This is an optimization exercise on Yosys and OpenROAD, whose aim is small area and a short achievable clock period, not a production implementation.
Function was checked by simulation only, so behaviour that the tests miss may differ from the original.
The series may have gaps, and a smaller design here may also do less where the tests do not look.

Figure 1. Met2 routing (run 1).
(1 px per um)
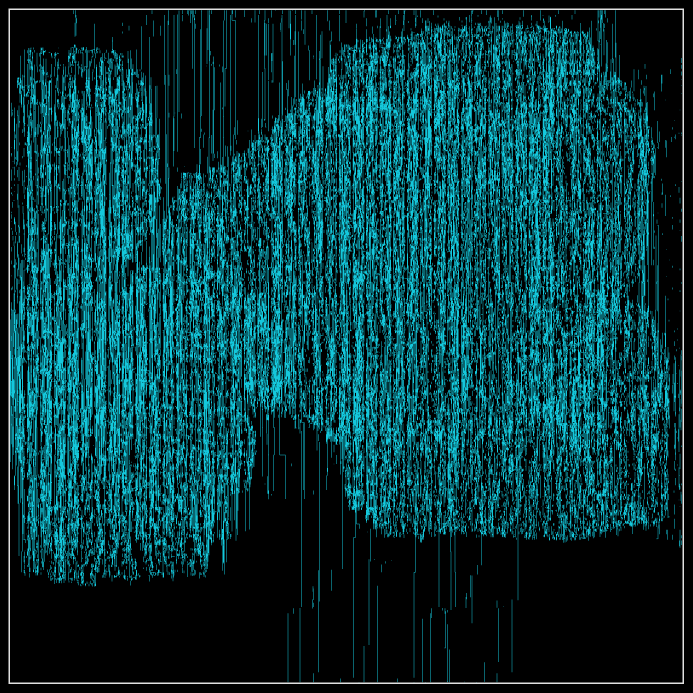
Figure 2. Signal wires on met1 (run 1).
(1 px per um)
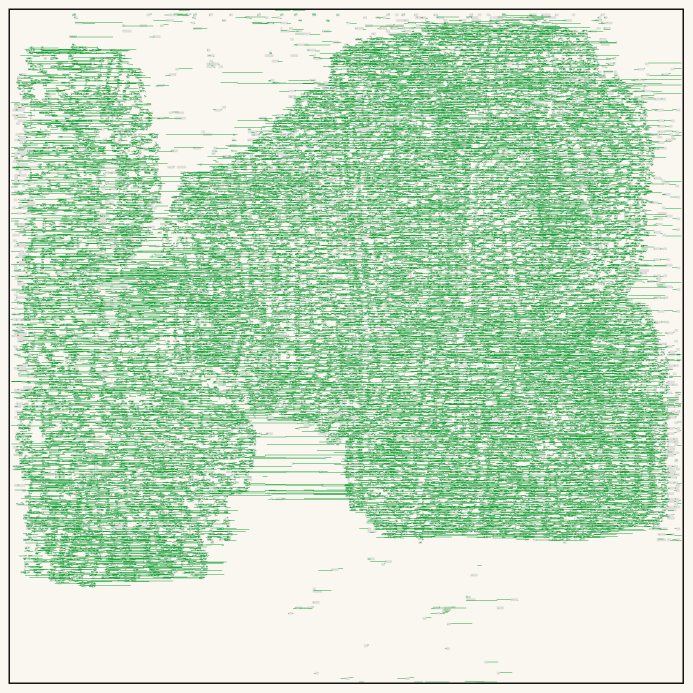
Figure 3. Full-chip view from the flow's report step (run 1).
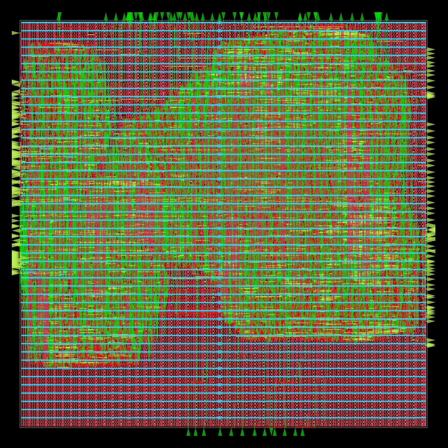
==> flow/design.v, too long to show whole: its modules and the start of the top module <==
// module div64_top: 23 lines
// module divider: 68354 lines
module div64_top (
  input          clk,
  input  [63:0]  a,
  input  [63:0]  b,
  output [63:0]  quotient,
  output [63:0]  remainder
);
  // ...
==> flow/run.sh <==
#!/bin/bash
# synth_recipe.tcl (not shown) runs the flow's synth.tcl, then flattens the netlist and writes it again
# the make line also repeats each setting of config.mk as NAME=value (left out here)
make -C /OpenROAD-flow-scripts/flow DESIGN_CONFIG=/design/flow/config.mk WORK_HOME=/design/flow/orfs CLKGATE_MAP_FILE= SYNTH_SCRIPT=/design/flow/synth_recipe.tcl finish
==> flow/config.mk <==
export PLATFORM = sky130hd
export DESIGN_NAME = div64_top
export DESIGN_NICKNAME = div64_top
export VERILOG_FILES = /design/flow/design.v
export SDC_FILE = /design/flow/constraint.sdc
export NUM_CORES = 8
export LEC_CHECK = 0
export ABC_AREA = 1
export CAP_MARGIN = 50
export CORE_MARGIN = 2
export CORE_UTILIZATION = 35
export SLEW_MARGIN = 40
==> flow/constraint.sdc <==
create_clock -name core_clock -period 350.0 [get_ports {clk}]
set_input_delay 70.0000 -clock core_clock [delete_from_list [all_inputs] [get_ports {clk}]]
set_output_delay 70.0000 -clock core_clock [all_outputs]
set_load 0.01 [all_outputs]
==> flow_summary.yaml, run 1 <==
logic_synthesis:
  yosys.cell_count.top_type: "nand2_1"
  synth_warnings: 1
  yosysSeqAreaShare: 0.0328
  synth_area_leaders: "nand2_1 29%, nand3_1 20%, nand2_2 14%"
  synth_compound_area_frac: 0.0599
  synth-edff-count: 0
  synth_xor_area_frac: 0.0364
  yosys-top-cells-count: "12100 x nand2_1, 6127 x nand3_1, 3467 x nand2_2"
  yosys.area_share.adder: 0.000848
  synthSimpleGateAreaFrac: 0.685
grt:
  met3_usage: 0.0196
final_layout:
  drive_above_1_share: 0.211
  final_common_cell: "nand2_1"
  diodes: 13
  inverters: 3906
  seq_share: 0.0315
  n_clock_buffer: 57
  final_util: 0.377
critical_path:
  cpPeakStageDelay_ns: 0.53
  cp-start-kind: "register"
  cp.depth: 726
  criticalPathCategory: "reg -> reg"
  cp-end-kind: "register"
  worst_ep_required_time_ns: 350.62
detailed_routing:
  wl_met2_um: 270000
  top_layer: "met5"
  detail-route-antenna-nets: 0
  drc: 0
status:
  status: "complete, no violations"
floorplanning:
  initial_core_util: 0.352
clocking:
  cts.sink_count: 256
sta:
  worst_clock_skew_ns: 0.103
  slew_violations: 0
job:
  drv_cap: 0
worst_hold_path:
  hp-class: "reg -> reg"
## Picture notes: Figure 1
wire length on this layer	270 mm
longest straight run	185 um
main direction	vertical
share of all routed wire	46%
Vias: 184000
GR Layer Usage met2: 0.415
final WL: 591000 um

## Picture notes: Figure 2
share of all routed wire	42%
nets with wire on the layer	29264
longest straight run	103 um
met1 GRT Util: 0.300

## Picture notes: Figure 3
Post-Layout Cell Count: 36700
Die Y: 673 um
die area: 452000 um^2
final instance area: 168000 um^2
Rows: 245

Figure 4. The clock tree on the layout (run 1).
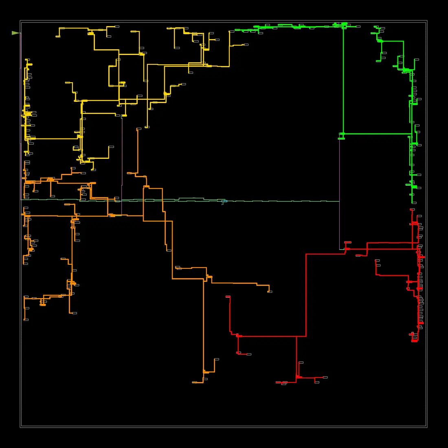

==> run 2: a larger rewrite; changed files in full <==
==> flow/design.v <==
module div64_top (
  input          clk,
  input  [63:0]  a,
  input  [63:0]  b,
  output [63:0]  quotient,
  output [63:0]  remainder
);
  reg  [63:0] a_q;
  reg  [63:0] b_q;
  reg  [63:0] q_q;
  reg  [63:0] r_q;
  wire [63:0] q;
  wire [63:0] r;
  divider u_core (.a(a_q), .b(b_q), .quotient(q), .remainder(r));
  always @(posedge clk) begin
    a_q <= a;
    b_q <= b;
    q_q <= q;
    r_q <= r;
  end
  assign quotient  = q_q;
  assign remainder = r_q;
endmodule

module divider (a, b, quotient, remainder);
  input  [63:0] a;
  input  [63:0] b;
  output [63:0] quotient;
  output [63:0] remainder;
  localparam NR = 33;    
  wire bz = ~|b;
  wire [63:0] b0 = b;
  wire t5 = ~|b0[63:32];
  wire [63:0] b1 = t5 ? {b0[31:0], 32'd0} : b0;
  wire t4 = ~|b1[63:48];
  wire [63:0] b2 = t4 ? {b1[47:0], 16'd0} : b1;
  wire t3 = ~|b2[63:56];
  wire [63:0] b3 = t3 ? {b2[55:0], 8'd0} : b2;
  wire t2 = ~|b3[63:60];
  wire [63:0] b4 = t2 ? {b3[59:0], 4'd0} : b3;
  wire t1 = ~|b4[63:62];
  wire [63:0] b5 = t1 ? {b4[61:0], 2'd0} : b4;
  wire t0 = ~b5[63];
  wire [63:0] D  = t0 ? {b5[62:0], 1'b0} : b5;
  wire [5:0] s = {t5, t4, t3, t2, t1, t0} & {6{~bz}};
  wire [127:0] X = {64'd0, a} << s;
  reg signed [6:0] m2, m1, m0, mm1;
  always @* begin
    case (D[62:60])
      3'd0: begin m2 = 7'sd12; mm1 = -7'sd13; end
      3'd1: begin m2 = 7'sd14; mm1 = -7'sd15; end
      3'd2: begin m2 = 7'sd15; mm1 = -7'sd16; end
      3'd3: begin m2 = 7'sd16; mm1 = -7'sd18; end
      3'd4: begin m2 = 7'sd18; mm1 = -7'sd20; end
      3'd5: begin m2 = 7'sd19; mm1 = -7'sd21; end
      3'd6: begin m2 = 7'sd20; mm1 = -7'sd22; end
      default: begin m2 = 7'sd22; mm1 = -7'sd24; end
    endcase
    m1 = D[62] ? 7'sd6 : 7'sd4;
    m0 = D[62] ? ((D[61:60] == 2'd3) ? -7'sd8 : -7'sd6) : -7'sd5;
  end
  wire [64:0] S [0:NR];
  wire [64:0] C [0:NR];
  wire [NR-1:0] qp2, qp1, qn1, qn2;
  assign S[0] = {3'd0, X[127:66]};
  assign C[0] = 65'd0;
  genvar j, k;
  generate
    for (j = 0; j < NR; j = j + 1) begin : row
      wire signed [6:0] y = S[j][64:58] + C[j][64:58];
      wire ge2 = y >= m2;
      wire ge1 = y >= m1;
      wire ge0 = y >= m0;
      wire gem = y >= mm1;
      wire sub = ge1;                        
      wire two = ge2 | ~gem;                 
      wire one = (ge1 & ~ge2) | (~ge0 & gem);  
      assign qp2[NR-1-j] = ge2;
      assign qp1[NR-1-j] = ge1 & ~ge2;
      assign qn1[NR-1-j] = ~ge0 & gem;
      assign qn2[NR-1-j] = ~gem;
      wire [64:0] dk  = {1'b0, D};
      wire [64:0] dk1 = {D, 1'b0};
      wire [64:0] m   = ((dk & {65{one}}) | (dk1 & {65{two}})) ^ {65{sub}};
      wire [64:0] sa  = {S[j][62:0], X[2*(NR-1-j)+1 -: 2]};
      wire [64:0] ca  = {C[j][62:0], 2'b00};
      wire [64:0] mj  = (sa & ca) | (sa & m) | (ca & m);
      assign S[j+1] = sa ^ ca ^ m;
      assign C[j+1] = {mj[63:0], sub};
    end
  endgenerate
  wire [64:0] P  = S[NR] + C[NR];
  wire neg = P[64];
  wire [64:0] dx = {1'b0, D};
  wire [64:0] s3 = S[NR] ^ C[NR] ^ dx;
  wire [64:0] c3 = (S[NR] & C[NR]) | (S[NR] & dx) | (C[NR] & dx);
  wire [64:0] P2 = s3 + {c3[63:0], 1'b0};
  wire [63:0] R  = neg ? P2[63:0] : P[63:0];
  wire [65:0] QP, QN;
  generate
    for (k = 0; k < NR; k = k + 1) begin : qd
      assign QP[2*k+1:2*k] = {qp2[k], qp1[k]};
      assign QN[2*k+1:2*k] = {qn2[k], qn1[k]};
    end
  endgenerate
  wire [63:0] Q = QP[63:0] + ~QN[63:0] + {63'd0, ~neg};
  assign quotient  = Q | {64{bz}};
  assign remainder = R >> s;
endmodule
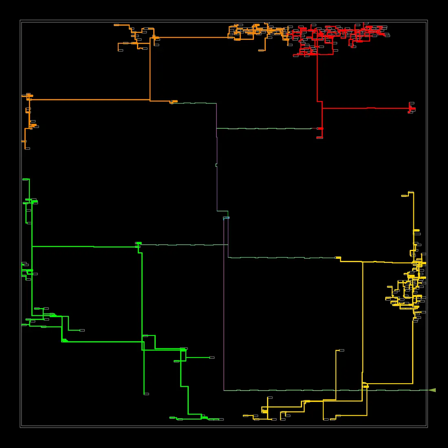
Figure 5: run 2, the clock tree on the layout.
Num CTS Buffers: 38
seq_cells: 256
Sink Count: 256
H-tree levels: 2
Root Buffer: clkbuf_16

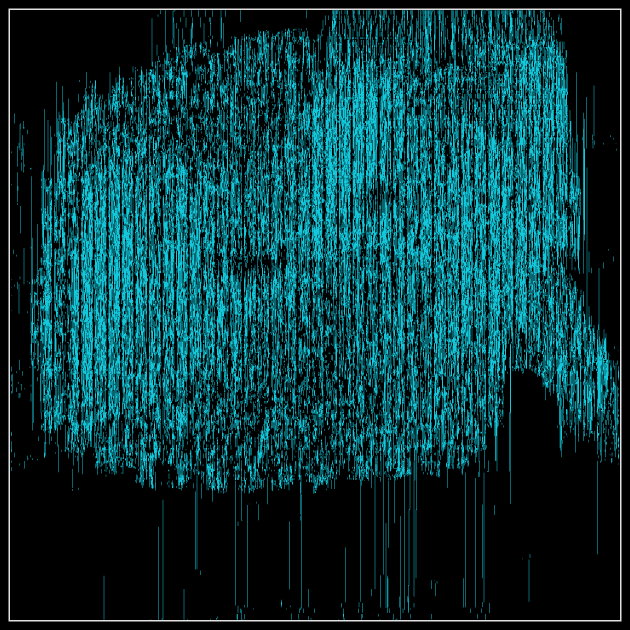
Figure 6: run 2, met2 routing.
(1 px per um)
share of all routed wire	42%
nets with wire on the layer	15061
longest straight run	200 um
wire length on this layer	218 mm
final WL: 517000 um
Vias: 117000

==> run 2 against run 1 <==
Still clean. Synthesized area down 18%. Worst setup slack better by 150 ns. Die area down 18%.
==> flow_summary.yaml, run 2 <==
final_layout:
  final_util: 0.378
  n_clock_buffer: 50
  fin_cells: 20100
  drive_above_1_share: 0.0487
  inverters: 1991
  seq_share: 0.0371
  final_common_cell: "fa_1"
worst_hold_path:
  hp-class: "reg -> reg"
sta:
  worst_clock_skew_ns: 0.0513
  slew_violations: 0
floorplanning:
  initial_core_util: 0.352
  row_count: 222
  die_h_um: 610
critical_path:
  cp-start-kind: "register"
  worst_ep_required_time_ns: 350.61
  cp.depth: 934
  criticalPathCategory: "reg -> reg"
  cpPeakStageDelay_ns: 0.68
detailed_routing:
  wl_met2_um: 218000
  detail-route-antenna-nets: 0
  drc: 0
grt:
  use_met2: 0.397
  met3_usage: 0.0859
  met1_usage: 0.359
logic_synthesis:
  yosys.cell_count.top_type: "fa_1"
  yosysSeqAreaShare: 0.0399
  synth_compound_area_frac: 0.172
  synth_xor_area_frac: 0.162
  synth-edff-count: 0
  yosys-top-cells-count: "2083 x fa_1, 2071 x xor2_1, 2017 x o22ai_1"
  yosys.area_share.adder: 0.421
  synthSimpleGateAreaFrac: 0.100
  synth_warnings: 2
status:
  status: "complete, no violations"
job:
  drv_cap: 0
Figure 7. The metal 3 layer (run 2).
(1 px per um)
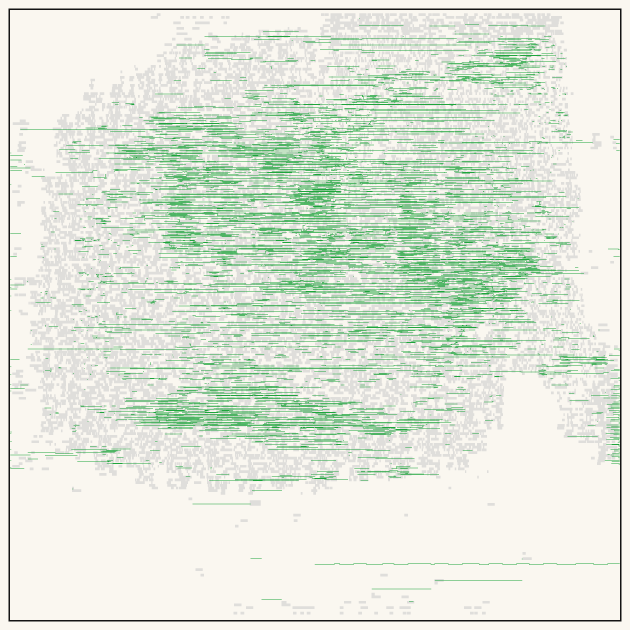

## Run 3: large edit since run 2, in outline
flow/design.v: 109 -> 5897 lines; modules unchanged: 1
  divider: edited, 85 -> 245 lines
  dv_norm: new, 1063 lines
  dv_d3: new, 727 lines
  dv_row0: new, 148 lines
  dv_row: new, 222 lines
  dv_row1: new, 223 lines
  dv_rowl: new, 224 lines
  dv_pre: new, 41 lines
  dv_qds: new, 90 lines
  dv_qds1: new, 84 lines
  dv_qds0: new, 31 lines
  dv_static: new, 17 lines
  dv_qglue0: new, 11 lines
  dv_qglue: new, 18 lines
  dv_final: new, 2596 lines
  dv_lzc: new, 36 lines
  c_inv: new, 5 lines
  c_buf8: new, 5 lines
  c_nand2: new, 5 lines
  c_nor2: new, 5 lines
  c_and2: new, 5 lines
  c_or2: new, 5 lines
  c_nand3: new, 5 lines
  c_nor3: new, 5 lines
  c_xor2: new, 5 lines
  c_xnor2: new, 5 lines
  c_aoi21: new, 5 lines
  c_oai21: new, 5 lines
  c_aoi22: new, 5 lines
  c_aoi222: new, 5 lines
  and 5 more new or edited modules
==> module c_mux2 as of run 3 <==
module c_mux2 (a0, a1, s, y);
  input a0, a1, s;
  output y;
  assign y = s ? a1 : a0;
endmodule
==> module dv_row0 as of run 3 <==
module dv_row0 (sa, D, D3, m1, m2, m3, so, co, mt);
  input [65:0] sa;
  input [63:0] D;
  input [65:0] D3;
  input m1;
  input m2;
  input m3;
  output [65:0] so;
  output [65:0] co;
  output [6:0] mt;
  wire n_1, n_3, n_5, n_7, n_12, n_17, n_22, n_27, n_32, n_37, n_42, n_47, n_52, n_57, n_62, n_67;
  wire n_72, n_77, n_82, n_87, n_92, n_97, n_102, n_107, n_112, n_117, n_122, n_127, n_132, n_137, n_142, n_147;
  wire n_152, n_157, n_162, n_167, n_172, n_177, n_182, n_187, n_192, n_197, n_202, n_207, n_212, n_217, n_222, n_227;
  wire n_232, n_237, n_242, n_247, n_252, n_257, n_262, n_267, n_272, n_277, n_282, n_287, n_292, n_297;
  c_buf8 u2 (.a(m1), .y(n_1));
  c_buf8 u4 (.a(m2), .y(n_3));
  c_buf8 u6 (.a(m3), .y(n_5));
  c_aoi22 u8 (.a(n_1), .b(D[0]), .c(n_5), .d(D3[0]), .y(n_7));
  c_ha u11 (.a(sa[0]), .b(n_7), .s(so[0]), .co(co[1]));
  c_aoi222 u13 (.a(n_1), .b(D[1]), .c(n_3), .d(D[0]), .e(n_5), .f(D3[1]), .y(n_12));
  c_ha u16 (.a(sa[1]), .b(n_12), .s(so[1]), .co(co[2]));
  c_aoi222 u18 (.a(n_1), .b(D[2]), .c(n_3), .d(D[1]), .e(n_5), .f(D3[2]), .y(n_17));
  c_ha u21 (.a(sa[2]), .b(n_17), .s(so[2]), .co(co[3]));
  c_aoi222 u23 (.a(n_1), .b(D[3]), .c(n_3), .d(D[2]), .e(n_5), .f(D3[3]), .y(n_22));
  c_ha u26 (.a(sa[3]), .b(n_22), .s(so[3]), .co(co[4]));
  c_aoi222 u28 (.a(n_1), .b(D[4]), .c(n_3), .d(D[3]), .e(n_5), .f(D3[4]), .y(n_27));
  c_ha u31 (.a(sa[4]), .b(n_27), .s(so[4]), .co(co[5]));
  c_aoi222 u33 (.a(n_1), .b(D[5]), .c(n_3), .d(D[4]), .e(n_5), .f(D3[5]), .y(n_32));
  c_ha u36 (.a(sa[5]), .b(n_32), .s(so[5]), .co(co[6]));
  c_aoi222 u38 (.a(n_1), .b(D[6]), .c(n_3), .d(D[5]), .e(n_5), .f(D3[6]), .y(n_37));
  c_ha u41 (.a(sa[6]), .b(n_37), .s(so[6]), .co(co[7]));
  c_aoi222 u43 (.a(n_1), .b(D[7]), .c(n_3), .d(D[6]), .e(n_5), .f(D3[7]), .y(n_42));
  c_ha u46 (.a(sa[7]), .b(n_42), .s(so[7]), .co(co[8]));
  c_aoi222 u48 (.a(n_1), .b(D[8]), .c(n_3), .d(D[7]), .e(n_5), .f(D3[8]), .y(n_47));
  c_ha u51 (.a(sa[8]), .b(n_47), .s(so[8]), .co(co[9]));
  c_aoi222 u53 (.a(n_1), .b(D[9]), .c(n_3), .d(D[8]), .e(n_5), .f(D3[9]), .y(n_52));
  c_ha u56 (.a(sa[9]), .b(n_52), .s(so[9]), .co(co[10]));
  c_aoi222 u58 (.a(n_1), .b(D[10]), .c(n_3), .d(D[9]), .e(n_5), .f(D3[10]), .y(n_57));
  c_ha u61 (.a(sa[10]), .b(n_57), .s(so[10]), .co(co[11]));
  c_aoi222 u63 (.a(n_1), .b(D[11]), .c(n_3), .d(D[10]), .e(n_5), .f(D3[11]), .y(n_62));
  c_ha u66 (.a(sa[11]), .b(n_62), .s(so[11]), .co(co[12]));
  c_aoi222 u68 (.a(n_1), .b(D[12]), .c(n_3), .d(D[11]), .e(n_5), .f(D3[12]), .y(n_67));
  c_ha u71 (.a(sa[12]), .b(n_67), .s(so[12]), .co(co[13]));
  c_aoi222 u73 (.a(n_1), .b(D[13]), .c(n_3), .d(D[12]), .e(n_5), .f(D3[13]), .y(n_72));
  c_ha u76 (.a(sa[13]), .b(n_72), .s(so[13]), .co(co[14]));
  c_aoi222 u78 (.a(n_1), .b(D[14]), .c(n_3), .d(D[13]), .e(n_5), .f(D3[14]), .y(n_77));
  c_ha u81 (.a(sa[14]), .b(n_77), .s(so[14]), .co(co[15]));
  c_aoi222 u83 (.a(n_1), .b(D[15]), .c(n_3), .d(D[14]), .e(n_5), .f(D3[15]), .y(n_82));
  c_ha u86 (.a(sa[15]), .b(n_82), .s(so[15]), .co(co[16]));
  c_aoi222 u88 (.a(n_1), .b(D[16]), .c(n_3), .d(D[15]), .e(n_5), .f(D3[16]), .y(n_87));
  c_ha u91 (.a(sa[16]), .b(n_87), .s(so[16]), .co(co[17]));
  c_aoi222 u93 (.a(n_1), .b(D[17]), .c(n_3), .d(D[16]), .e(n_5), .f(D3[17]), .y(n_92));
  c_ha u96 (.a(sa[17]), .b(n_92), .s(so[17]), .co(co[18]));
  c_aoi222 u98 (.a(n_1), .b(D[18]), .c(n_3), .d(D[17]), .e(n_5), .f(D3[18]), .y(n_97));
  c_ha u101 (.a(sa[18]), .b(n_97), .s(so[18]), .co(co[19]));
  c_aoi222 u103 (.a(n_1), .b(D[19]), .c(n_3), .d(D[18]), .e(n_5), .f(D3[19]), .y(n_102));
  c_ha u106 (.a(sa[19]), .b(n_102), .s(so[19]), .co(co[20]));
  c_aoi222 u108 (.a(n_1), .b(D[20]), .c(n_3), .d(D[19]), .e(n_5), .f(D3[20]), .y(n_107));
  c_ha u111 (.a(sa[20]), .b(n_107), .s(so[20]), .co(co[21]));
  c_aoi222 u113 (.a(n_1), .b(D[21]), .c(n_3), .d(D[20]), .e(n_5), .f(D3[21]), .y(n_112));
  c_ha u116 (.a(sa[21]), .b(n_112), .s(so[21]), .co(co[22]));
  c_aoi222 u118 (.a(n_1), .b(D[22]), .c(n_3), .d(D[21]), .e(n_5), .f(D3[22]), .y(n_117));
  c_ha u121 (.a(sa[22]), .b(n_117), .s(so[22]), .co(co[23]));
  c_aoi222 u123 (.a(n_1), .b(D[23]), .c(n_3), .d(D[22]), .e(n_5), .f(D3[23]), .y(n_122));
  c_ha u126 (.a(sa[23]), .b(n_122), .s(so[23]), .co(co[24]));
  c_aoi222 u128 (.a(n_1), .b(D[24]), .c(n_3), .d(D[23]), .e(n_5), .f(D3[24]), .y(n_127));
  c_ha u131 (.a(sa[24]), .b(n_127), .s(so[24]), .co(co[25]));
  c_aoi222 u133 (.a(n_1), .b(D[25]), .c(n_3), .d(D[24]), .e(n_5), .f(D3[25]), .y(n_132));
  c_ha u136 (.a(sa[25]), .b(n_132), .s(so[25]), .co(co[26]));
  c_aoi222 u138 (.a(n_1), .b(D[26]), .c(n_3), .d(D[25]), .e(n_5), .f(D3[26]), .y(n_137));
  c_ha u141 (.a(sa[26]), .b(n_137), .s(so[26]), .co(co[27]));
  c_aoi222 u143 (.a(n_1), .b(D[27]), .c(n_3), .d(D[26]), .e(n_5), .f(D3[27]), .y(n_142));
  c_ha u146 (.a(sa[27]), .b(n_142), .s(so[27]), .co(co[28]));
  c_aoi222 u148 (.a(n_1), .b(D[28]), .c(n_3), .d(D[27]), .e(n_5), .f(D3[28]), .y(n_147));
  c_ha u151 (.a(sa[28]), .b(n_147), .s(so[28]), .co(co[29]));
  c_aoi222 u153 (.a(n_1), .b(D[29]), .c(n_3), .d(D[28]), .e(n_5), .f(D3[29]), .y(n_152));
  c_ha u156 (.a(sa[29]), .b(n_152), .s(so[29]), .co(co[30]));
  c_aoi222 u158 (.a(n_1), .b(D[30]), .c(n_3), .d(D[29]), .e(n_5), .f(D3[30]), .y(n_157));
  c_ha u161 (.a(sa[30]), .b(n_157), .s(so[30]), .co(co[31]));
  c_aoi222 u163 (.a(n_1), .b(D[31]), .c(n_3), .d(D[30]), .e(n_5), .f(D3[31]), .y(n_162));
  c_ha u166 (.a(sa[31]), .b(n_162), .s(so[31]), .co(co[32]));
  c_aoi222 u168 (.a(n_1), .b(D[32]), .c(n_3), .d(D[31]), .e(n_5), .f(D3[32]), .y(n_167));
  c_ha u171 (.a(sa[32]), .b(n_167), .s(so[32]), .co(co[33]));
  c_aoi222 u173 (.a(n_1), .b(D[33]), .c(n_3), .d(D[32]), .e(n_5), .f(D3[33]), .y(n_172));
  c_ha u176 (.a(sa[33]), .b(n_172), .s(so[33]), .co(co[34]));
  c_aoi222 u178 (.a(n_1), .b(D[34]), .c(n_3), .d(D[33]), .e(n_5), .f(D3[34]), .y(n_177));
  c_ha u181 (.a(sa[34]), .b(n_177), .s(so[34]), .co(co[35]));
  c_aoi222 u183 (.a(n_1), .b(D[35]), .c(n_3), .d(D[34]), .e(n_5), .f(D3[35]), .y(n_182));
  c_ha u186 (.a(sa[35]), .b(n_182), .s(so[35]), .co(co[36]));
  c_aoi222 u188 (.a(n_1), .b(D[36]), .c(n_3), .d(D[35]), .e(n_5), .f(D3[36]), .y(n_187));
  c_ha u191 (.a(sa[36]), .b(n_187), .s(so[36]), .co(co[37]));
  c_aoi222 u193 (.a(n_1), .b(D[37]), .c(n_3), .d(D[36]), .e(n_5), .f(D3[37]), .y(n_192));
  c_ha u196 (.a(sa[37]), .b(n_192), .s(so[37]), .co(co[38]));
  c_aoi222 u198 (.a(n_1), .b(D[38]), .c(n_3), .d(D[37]), .e(n_5), .f(D3[38]), .y(n_197));
  c_ha u201 (.a(sa[38]), .b(n_197), .s(so[38]), .co(co[39]));
  c_aoi222 u203 (.a(n_1), .b(D[39]), .c(n_3), .d(D[38]), .e(n_5), .f(D3[39]), .y(n_202));
  c_ha u206 (.a(sa[39]), .b(n_202), .s(so[39]), .co(co[40]));
  c_aoi222 u208 (.a(n_1), .b(D[40]), .c(n_3), .d(D[39]), .e(n_5), .f(D3[40]), .y(n_207));
  c_ha u211 (.a(sa[40]), .b(n_207), .s(so[40]), .co(co[41]));
  c_aoi222 u213 (.a(n_1), .b(D[41]), .c(n_3), .d(D[40]), .e(n_5), .f(D3[41]), .y(n_212));
  c_ha u216 (.a(sa[41]), .b(n_212), .s(so[41]), .co(co[42]));
  c_aoi222 u218 (.a(n_1), .b(D[42]), .c(n_3), .d(D[41]), .e(n_5), .f(D3[42]), .y(n_217));
  c_ha u221 (.a(sa[42]), .b(n_217), .s(so[42]), .co(co[43]));
  c_aoi222 u223 (.a(n_1), .b(D[43]), .c(n_3), .d(D[42]), .e(n_5), .f(D3[43]), .y(n_222));
  c_ha u226 (.a(sa[43]), .b(n_222), .s(so[43]), .co(co[44]));
  c_aoi222 u228 (.a(n_1), .b(D[44]), .c(n_3), .d(D[43]), .e(n_5), .f(D3[44]), .y(n_227));
  c_ha u231 (.a(sa[44]), .b(n_227), .s(so[44]), .co(co[45]));
  c_aoi222 u233 (.a(n_1), .b(D[45]), .c(n_3), .d(D[44]), .e(n_5), .f(D3[45]), .y(n_232));
  c_ha u236 (.a(sa[45]), .b(n_232), .s(so[45]), .co(co[46]));
  c_aoi222 u238 (.a(n_1), .b(D[46]), .c(n_3), .d(D[45]), .e(n_5), .f(D3[46]), .y(n_237));
  c_ha u241 (.a(sa[46]), .b(n_237), .s(so[46]), .co(co[47]));
  c_aoi222 u243 (.a(n_1), .b(D[47]), .c(n_3), .d(D[46]), .e(n_5), .f(D3[47]), .y(n_242));
  c_ha u246 (.a(sa[47]), .b(n_242), .s(so[47]), .co(co[48]));
  c_aoi222 u248 (.a(n_1), .b(D[48]), .c(n_3), .d(D[47]), .e(n_5), .f(D3[48]), .y(n_247));
  c_ha u251 (.a(sa[48]), .b(n_247), .s(so[48]), .co(co[49]));
  c_aoi222 u253 (.a(n_1), .b(D[49]), .c(n_3), .d(D[48]), .e(n_5), .f(D3[49]), .y(n_252));
  c_ha u256 (.a(sa[49]), .b(n_252), .s(so[49]), .co(co[50]));
  c_aoi222 u258 (.a(n_1), .b(D[50]), .c(n_3), .d(D[49]), .e(n_5), .f(D3[50]), .y(n_257));
  c_ha u261 (.a(sa[50]), .b(n_257), .s(so[50]), .co(co[51]));
  c_aoi222 u263 (.a(n_1), .b(D[51]), .c(n_3), .d(D[50]), .e(n_5), .f(D3[51]), .y(n_262));
  c_ha u266 (.a(sa[51]), .b(n_262), .s(so[51]), .co(co[52]));
  c_aoi222 u268 (.a(n_1), .b(D[52]), .c(n_3), .d(D[51]), .e(n_5), .f(D3[52]), .y(n_267));
  c_ha u271 (.a(sa[52]), .b(n_267), .s(so[52]), .co(co[53]));
  c_aoi222 u273 (.a(n_1), .b(D[53]), .c(n_3), .d(D[52]), .e(n_5), .f(D3[53]), .y(n_272));
  c_ha u276 (.a(sa[53]), .b(n_272), .s(so[53]), .co(co[54]));
  c_aoi222 u278 (.a(n_1), .b(D[54]), .c(n_3), .d(D[53]), .e(n_5), .f(D3[54]), .y(n_277));
  c_ha u281 (.a(sa[54]), .b(n_277), .s(so[54]), .co(co[55]));
  c_aoi222 u283 (.a(n_1), .b(D[55]), .c(n_3), .d(D[54]), .e(n_5), .f(D3[55]), .y(n_282));
  c_ha u286 (.a(sa[55]), .b(n_282), .s(so[55]), .co(co[56]));
  c_aoi222 u288 (.a(n_1), .b(D[56]), .c(n_3), .d(D[55]), .e(n_5), .f(D3[56]), .y(n_287));
  c_ha u291 (.a(sa[56]), .b(n_287), .s(so[56]), .co(co[57]));
  c_aoi222 u293 (.a(n_1), .b(D[57]), .c(n_3), .d(D[56]), .e(n_5), .f(D3[57]), .y(n_292));
  c_ha u296 (.a(sa[57]), .b(n_292), .s(so[57]), .co(co[58]));
  c_aoi222 u298 (.a(n_1), .b(D[58]), .c(n_3), .d(D[57]), .e(n_5), .f(D3[58]), .y(n_297));
  c_ha u301 (.a(sa[58]), .b(n_297), .s(so[58]), .co(co[59]));
  c_aoi222 u303 (.a(m1), .b(D[59]), .c(m2), .d(D[58]), .e(m3), .f(D3[59]), .y(mt[0]));
  c_ha u306 (.a(sa[59]), .b(mt[0]), .s(so[59]), .co(co[60]));
  c_aoi222 u308 (.a(m1), .b(D[60]), .c(m2), .d(D[59]), .e(m3), .f(D3[60]), .y(mt[1]));
  c_ha u311 (.a(sa[60]), .b(mt[1]), .s(so[60]), .co(co[61]));
  c_aoi222 u313 (.a(m1), .b(D[61]), .c(m2), .d(D[60]), .e(m3), .f(D3[61]), .y(mt[2]));
  c_ha u316 (.a(sa[61]), .b(mt[2]), .s(so[61]), .co(co[62]));
  c_aoi222 u318 (.a(m1), .b(D[62]), .c(m2), .d(D[61]), .e(m3), .f(D3[62]), .y(mt[3]));
  c_ha u321 (.a(sa[62]), .b(mt[3]), .s(so[62]), .co(co[63]));
  c_aoi222 u323 (.a(m1), .b(D[63]), .c(m2), .d(D[62]), .e(m3), .f(D3[63]), .y(mt[4]));
  c_ha u326 (.a(sa[63]), .b(mt[4]), .s(so[63]), .co(co[64]));
  c_aoi22 u328 (.a(m2), .b(D[63]), .c(m3), .d(D3[64]), .y(mt[5]));
  c_nand2 u330 (.a(m3), .b(D3[65]), .y(mt[6]));
endmodule
==> module dv_qglue0 as of run 3 <==
module dv_qglue0 (m1, m2, m3, g, p);
  input m1;
  input m2;
  input m3;
  output [1:0] g;
  output [1:0] p;
  c_nor2 u2 (.a(m1), .b(m3), .y(p[0]));
  c_inv u4 (.a(p[0]), .y(g[0]));
  c_nor2 u6 (.a(m2), .b(m3), .y(p[1]));
  c_inv u8 (.a(p[1]), .y(g[1]));
endmodule
==> module c_nor2 as of run 3 <==
module c_nor2 (a, b, y);
  input a, b;
  output y;
  assign y = ~(a | b);
endmodule
==> module c_mux2i as of run 3 <==
module c_mux2i (a0, a1, s, y);
  input a0, a1, s;
  output y;
  assign y = ~(s ? a1 : a0);
endmodule
==> module c_and2 as of run 3 <==
module c_and2 (a, b, y);
  input a, b;
  output y;
  assign y = a & b;
endmodule
==> module c_or2 as of run 3 <==
module c_or2 (a, b, y);
  input a, b;
  output y;
  assign y = a | b;
endmodule
==> module c_inv as of run 3 <==
module c_inv (a, y);
  input a;
  output y;
  assign y = ~a;
endmodule
==> module c_oai21 as of run 3 <==
module c_oai21 (a, b, c, y);
  input a, b, c;
  output y;
  assign y = ~((a | b) & c);
endmodule
==> module c_aoi211 as of run 3 <==
module c_aoi211 (a, b, c, d, y);
  input a, b, c, d;
  output y;
  assign y = ~((a & b) | c | d);
endmodule
==> module dv_qglue as of run 3 <==
module dv_qglue (n, m1, m2, m3, g, t, p);
  input n;
  input m1;
  input m2;
  input m3;
  output [1:0] g;
  output [1:0] t;
  output [1:0] p;
  wire n_3, n_11;
  c_nor2 u2 (.a(m1), .b(m3), .y(p[0]));
  c_inv u4 (.a(p[0]), .y(n_3));
  c_nor2 u6 (.a(p[0]), .b(n), .y(g[0]));
  c_nand2 u8 (.a(n_3), .b(n), .y(t[0]));
  c_nor2 u10 (.a(m2), .b(m3), .y(p[1]));
  c_inv u12 (.a(p[1]), .y(n_11));
  c_nor2 u14 (.a(p[1]), .b(n), .y(g[1]));
  c_nand2 u16 (.a(n_11), .b(n), .y(t[1]));
endmodule
==> module c_aoi222 as of run 3 <==
module c_aoi222 (a, b, c, d, e, f, y);
  input a, b, c, d, e, f;
  output y;
  assign y = ~((a & b) | (c & d) | (e & f));
endmodule
==> module c_aoi21 as of run 3 <==
module c_aoi21 (a, b, c, y);
  input a, b, c;
  output y;
  assign y = ~((a & b) | c);
endmodule
==> module c_aoi22 as of run 3 <==
module c_aoi22 (a, b, c, d, y);
  input a, b, c, d;
  output y;
  assign y = ~((a & b) | (c & d));
endmodule
==> module c_xnor2 as of run 3 <==
module c_xnor2 (a, b, y);
  input a, b;
  output y;
  assign y = ~(a ^ b);
endmodule
==> module c_nand2 as of run 3 <==
module c_nand2 (a, b, y);
  input a, b;
  output y;
  assign y = ~(a & b);
endmodule
==> module c_buf8 as of run 3 <==
module c_buf8 (a, y);
  input a;
  output y;
  assign y = a;
endmodule
--- a/flow/config.mk
+++ b/flow/config.mk
@@ -6,7 +6,9 @@
 export NUM_CORES = 8
 export LEC_CHECK = 0
-export ABC_AREA = 1
+export ABC_AREA = 0
 export CAP_MARGIN = 50
 export CORE_MARGIN = 2
 export CORE_UTILIZATION = 35
+export GPL_TIMING_DRIVEN = 0
 export SLEW_MARGIN = 40
+export SYNTH_HIERARCHICAL = 1
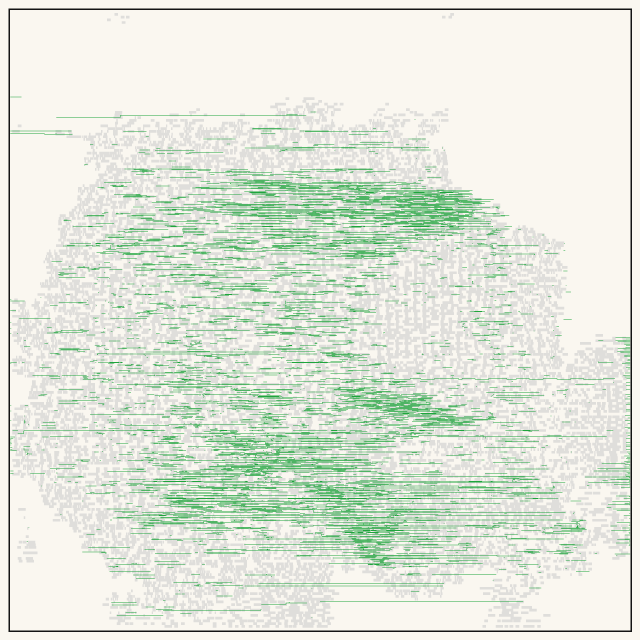
Figure 8: run 3, the metal 3 layer.
(1 px per um)
longest straight run	347 um
nets with wire on the layer	1415
share of all routed wire	10%
main direction	horizontal
wire length on this layer	53.7 mm
Vias: 124000
grt met3 use: 0.0613
final WL: 525000 um

==> run 3 against run 2 <==
Register-to-register slack improved by 58 ns. Worst setup slack improved by 58 ns. Critical path type unchanged. Final cell count fell by 2.6%. Synthesized area rose by 3.5%. Fmax rose by 57%. Global-route usage fell by 0.77 points. Still clean.
==> flow_summary.yaml, run 3 <==
critical_path:
  cp-start-kind: "register"
  cp-end-kind: "register"
  cpPeakStageDelay_ns: 0.69
  criticalPathCategory: "reg -> reg"
  cp.depth: 441
  critPathSlowestCell: "nor4_1"
  crit_family: "XOR/XNOR gates"
  worst_ep_required_time_ns: 350.57
sta:
  worst_clock_skew_ns: 0.0360
  setup_viol: 0
  slew_violations: 0
final_layout:
  fin_cells: 19600
  n_clock_buffer: 39
  nNetsFinal: 16700
  diodes: 7
  final_common_cell: "xnor2_1"
  design.seq.count: 256
  inverters: 540
  syn_to_final_growth_pct: 11.3
  final_util: 0.391
  fin_area_um2: 148000
  multi_input_area_share: 0.838
  drive_above_1_share: 0.109
  seq_share: 0.0346
  clock_cell_area_share: 0.00690
status:
  status: "complete, no violations"
clocking:
  htreeDepth: 1
  holdBufCountCts: 0
  numCtsBuffers: 30
  cts.sink_count: 256
  root_buffer: "clkbuf_16"
floorplanning:
  initial_core_util: 0.351
  coreArea_um2: 379000
  die_h_um: 620
  row_count: 226
  dieArea_um2: 385000
detailed_routing:
  drc: 0
  detail-route-antenna-nets: 0
  wl_met3_um: 53700
  top_layer: "met5"
  wl_met2_um: 232000
logic_synthesis:
  synth_warnings: 37
grt:
  met1_usage: 0.335
  busiest_layer: "met2"
  use_met2: 0.412
  grt_pass1_vias: 124000
place:
  port_buffers: 256
worst_hold_path:
  hp-class: "reg -> reg"
job:
  drv_cap: 0
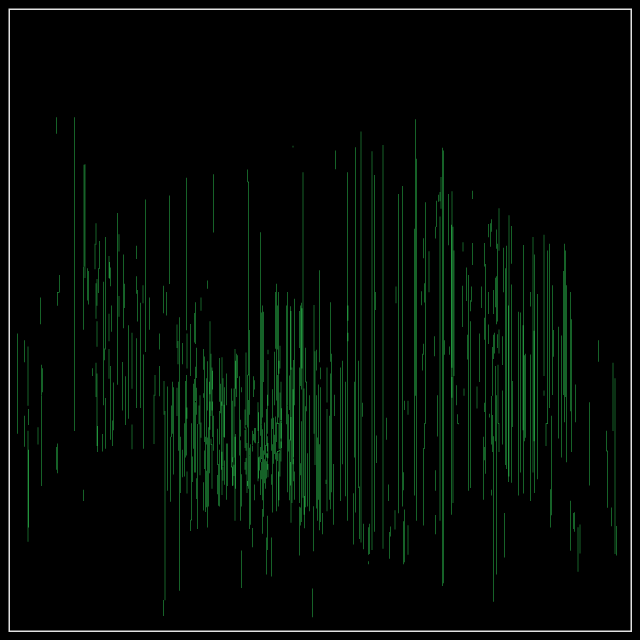
Figure 9: run 3, met4 routing.
(1 px per um)
longest straight run	438 um
wire length on this layer	31.7 mm
nets with wire on the layer	335

Figure 10. Signal wires on met1 (run 3).
(1 px per um)
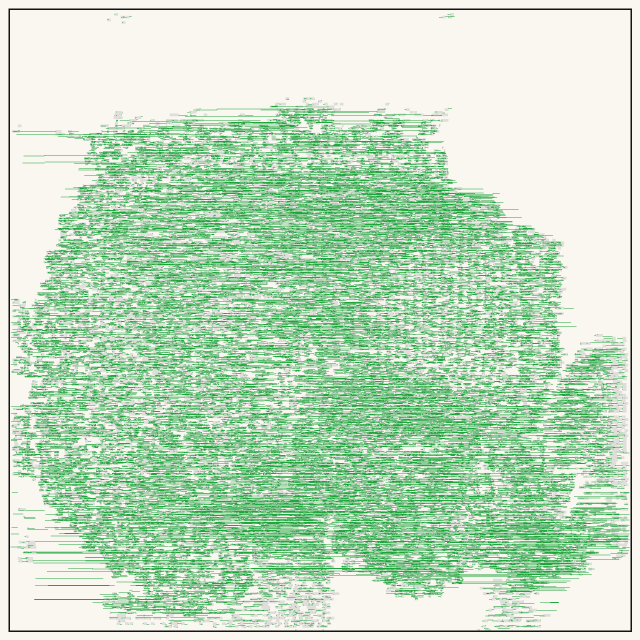

==> run 4: changes to the inputs <==
==> flow/flow/run.sh (new file) <==
#!/bin/bash
# Layout flow: the standard flow (standard.sh, its synthesis included),
# with one addition: before detailed placement, repair.tcl runs the
# resizer's timing repair with a setup margin (the clock and the
# constraints stay the design's). Every tool's output goes to a log file
# in this folder.
set -euo pipefail
W=$(pwd)
export PRE_DETAIL_PLACE_TCL="$W/flow/repair.tcl"
export MY_SETUP_MARGIN=279.5
bash standard.sh > log_layout.txt 2>&1
==> flow/flow/repair.tcl (new file) <==
# Sourced before detailed placement (PRE_DETAIL_PLACE_TCL): the resizer's
# timing repair on the placed design with a setup margin, so that it
# shortens the critical path although the clock period is met with room.
# Pin swapping and gate cloning are left out (they change the netlist's
# structure beyond sizing and buffering).
source $::env(PLATFORM_DIR)/setRC.tcl
if { [env_var_exists_and_non_empty DONT_USE_CELLS] } {
  set_dont_use $::env(DONT_USE_CELLS)
}
estimate_parasitics -placement
report_worst_slack
log_cmd repair_timing -setup -setup_margin $::env(MY_SETUP_MARGIN) -repair_tns 0 \
  -skip_gate_cloning -skip_pin_swap
estimate_parasitics -placement
report_worst_slack
report_design_area
==> flow/standard.sh (new file) <==
#!/bin/bash
# synth_recipe.tcl (not shown) runs the flow's synth.tcl, then flattens the netlist and writes it again
# the make line also repeats each setting of config.mk as NAME=value (left out here)
make -C /OpenROAD-flow-scripts/flow DESIGN_CONFIG=/design/flow/config.mk WORK_HOME=/design/flow/orfs CLKGATE_MAP_FILE= SYNTH_SCRIPT=/design/flow/synth_recipe.tcl "${@:-finish}"
removed: flow/run.sh
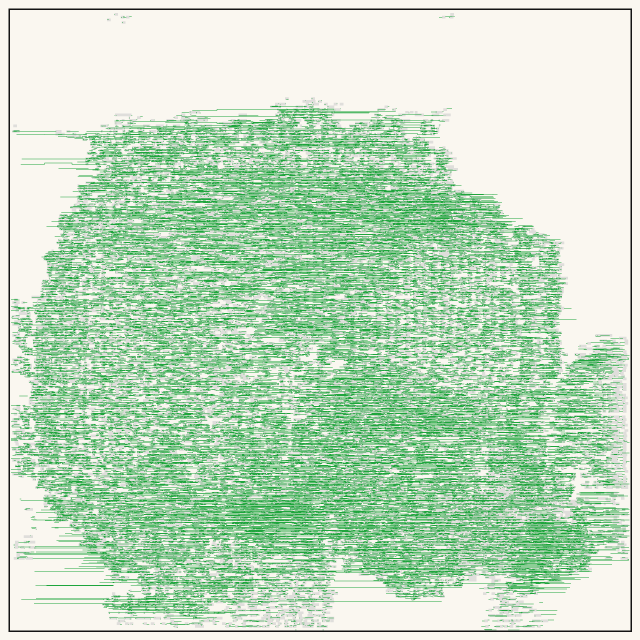
Figure 11: run 4, signal wires on met1.
(1 px per um)
wire length on this layer	208 mm
share of all routed wire	38%
met1 GRT Util: 0.339
final WL: 545000 um
Vias: 129000

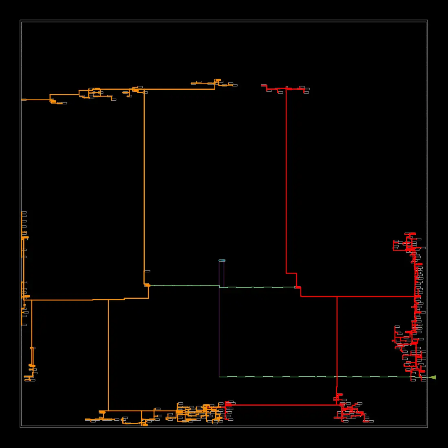
Figure 12: run 4, the clock tree on the layout.
Num CTS Buffers: 30
H-tree levels: 1

==> run 4 against run 3 <==
Fmax up 27%. Wire length rose by 3.8%. Register-to-register slack gained 22 ns. Die area stayed put. Cell area grew 7.4%. Sequential share of layout area decreased by 0.23 points. Synthesized area unchanged. Critical path depth fell by 7. Utilization grew 2.9 points.
==> flow_summary.yaml, run 4 <==
sta:
  worst_clock_skew_ns: 0.0362
  setup_viol: 0
  slew_violations: 0
final_layout:
  syn_to_final_growth_pct: 19.5
  inverters: 540
  drive_above_1_share: 0.193
  final_common_cell: "xnor2_1"
  seq_share: 0.0323
  fin_area_um2: 159000
  n_clock_buffer: 38
  clock_cell_area_share: 0.00638
  nNetsFinal: 17400
critical_path:
  critPathSlowestCell: "fa_1"
  cpPeakStageDelay_ns: 0.67
  cp.depth: 434
  crit_family: "compound AO/OA/AOI/OAI gates"
grt:
  busiest_layer: "met2"
worst_hold_path:
  hp-class: "reg -> reg"
clocking:
  cts.sink_count: 256
  holdBufCountCts: 0
detailed_routing:
  wl_met2_um: 244000
  top_layer: "met5"
  wl_met3_um: 58300
  detail-route-antenna-nets: 0
  drc: 0
floorplanning:
  die_h_um: 620
  initial_core_util: 0.351
status:
  status: "complete, no violations"
place:
  port_buffers: 256
Figure 13. Met4 routing (run 4).
(1 px per um)
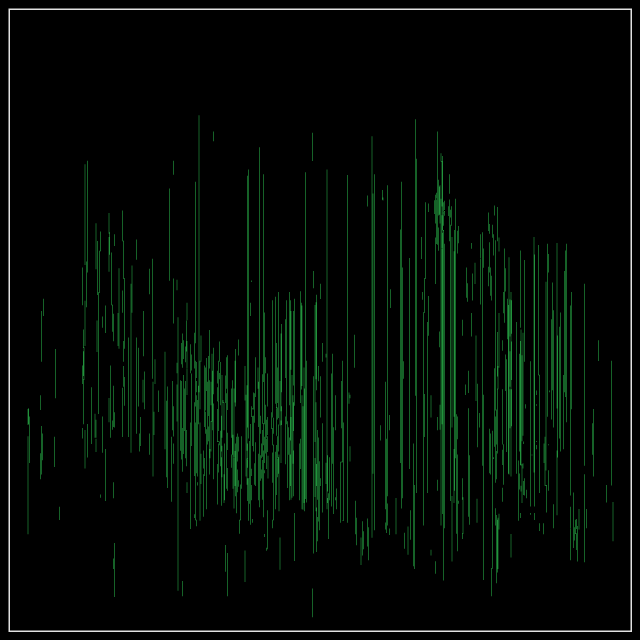

==> run 5: changes to the inputs <==
==> flow/flow/run.sh (replaced) <==
#!/bin/bash
set -euo pipefail
W=$(pwd)
export PRE_DETAIL_PLACE_TCL="$W/flow/repair.tcl"
export MY_SETUP_MARGIN=279.5
bash standard.sh cts > log_layout_1.txt 2>&1
export SETUP_SLACK_MARGIN=279.5
export TNS_END_PERCENT=0
export SKIP_PIN_SWAP=1
export SKIP_GATE_CLONING=1
bash standard.sh > log_layout_2.txt 2>&1
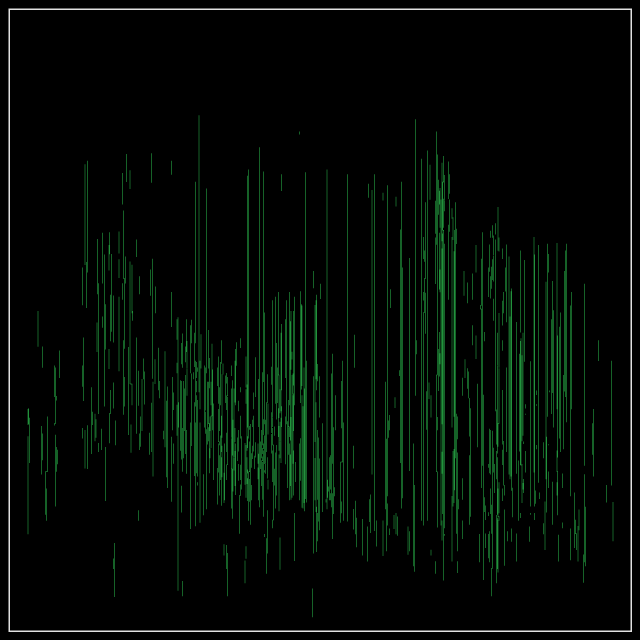
Figure 14: run 5, met4 routing.
(1 px per um)
longest straight run	370 um
share of all routed wire	6.6%
wire length on this layer	36.2 mm
main direction	vertical
nets with wire on the layer	417
Vias: 130000
final WL: 552000 um

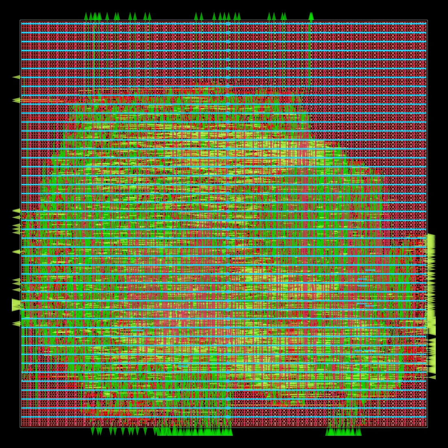
Figure 15: run 5, full-chip view from the flow's report step.
top-level I/O count: 257
Rows: 226
Die Y: 620 um
Post-Layout Cell Count: 20400

==> run 5 against run 4 <==
Non-clock buffer count increased by 178. Critical path type unchanged. Fmax increased by 1.4%. Critical endpoint unchanged. Clock skew increased by 0.0064 ns. Still clean. Register-to-register slack improved by 1.1 ns. Clock-buffer cell count did not move. Hold slack got worse by 0.0035 ns. Sequential cell count did not move. Global-route usage did not move. First-iteration DRC count increased by 1.7%.
==> flow_summary.yaml, run 5 <==
place:
  gp_congestion: 0.978
  port_buffers: 256
sta:
  worst_clock_skew_ns: 0.0426
  slew_violations: 0
  fin_tns_setup_ns: 0
  setup_viol: 0
critical_path:
  worst_ep_required_time_ns: 350.57
  cp.depth: 449
  crit_family: "compound AO/OA/AOI/OAI gates"
  cp-end-kind: "register"
  arrival_ns: 79.31
  critPathSlowestCell: "a222oi_1"
  cpPeakStageDelay_ns: 0.61
  cp-start-kind: "register"
clocking:
  holdBufCountCts: 0
  root_buffer: "clkbuf_16"
  numCtsBuffers: 30
  htreeDepth: 1
  cts.sink_count: 256
grt:
  grt_max_degree: 65
  met1_usage: 0.339
  grt_pass1_vias: 130000
  busiest_layer: "met2"
final_layout:
  diodes: 10
  drive_above_1_share: 0.217
  syn_to_final_growth_pct: 21.9
  final_common_cell: "xnor2_1"
  inverters: 540
  design.seq.count: 256
  multi_input_area_share: 0.806
  nNetsFinal: 17600
  fin_area_um2: 162000
detailed_routing:
  detail-route-antenna-nets: 0
  wl_met3_um: 59800
  wl_met2_um: 247000
floorplanning:
  coreArea_um2: 379000
  dieArea_um2: 385000
  initial_core_util: 0.351
status:
  status: "complete, no violations"
worst_hold_path:
  hp-class: "reg -> reg"

what the ideal ports hide:
The flow's constraints put no driver on any port. The routed layouts listed below were extracted and timed again, unchanged, in two steps.
Step 1 sets driving cells, clkbuf_16 on the clock port and buf_2 on the other inputs (assumed; they add their load-dependent delay and slew).
Step 2 adds t to the input delays and takes it off the output delays; t is the mean of the earliest and latest rising clock arrival at the registers after step 1. Input paths then give back, and output paths get back, about the clock's delay inside the block.
Three values: ideal ports, drivers, drivers and shift; two values: the first two.
run | t, ns | slack for setup (ns) | slew at the worst register clock pin (ns) | worst data-port slew with drivers (ns)
run 1 | 0.902 | 40.517 / 40.517 / 40.517 | 0.09 / 0.09 | 0.17
run 2 | 0.807 | 190.861 / 190.861 / 190.861 | 0.08 / 0.08 | 0.07
run 3 | 0.844 | 248.388 / 248.388 / 248.388 | 0.07 / 0.07 | 0.10
run 4 | 0.847 | 270.134 / 270.134 / 270.134 | 0.07 / 0.07 | 0.11
run 5 | 0.845 | 271.256 / 271.256 / 271.256 | 0.07 / 0.07 | 0.11
After both steps setup and hold are still met in every run listed.
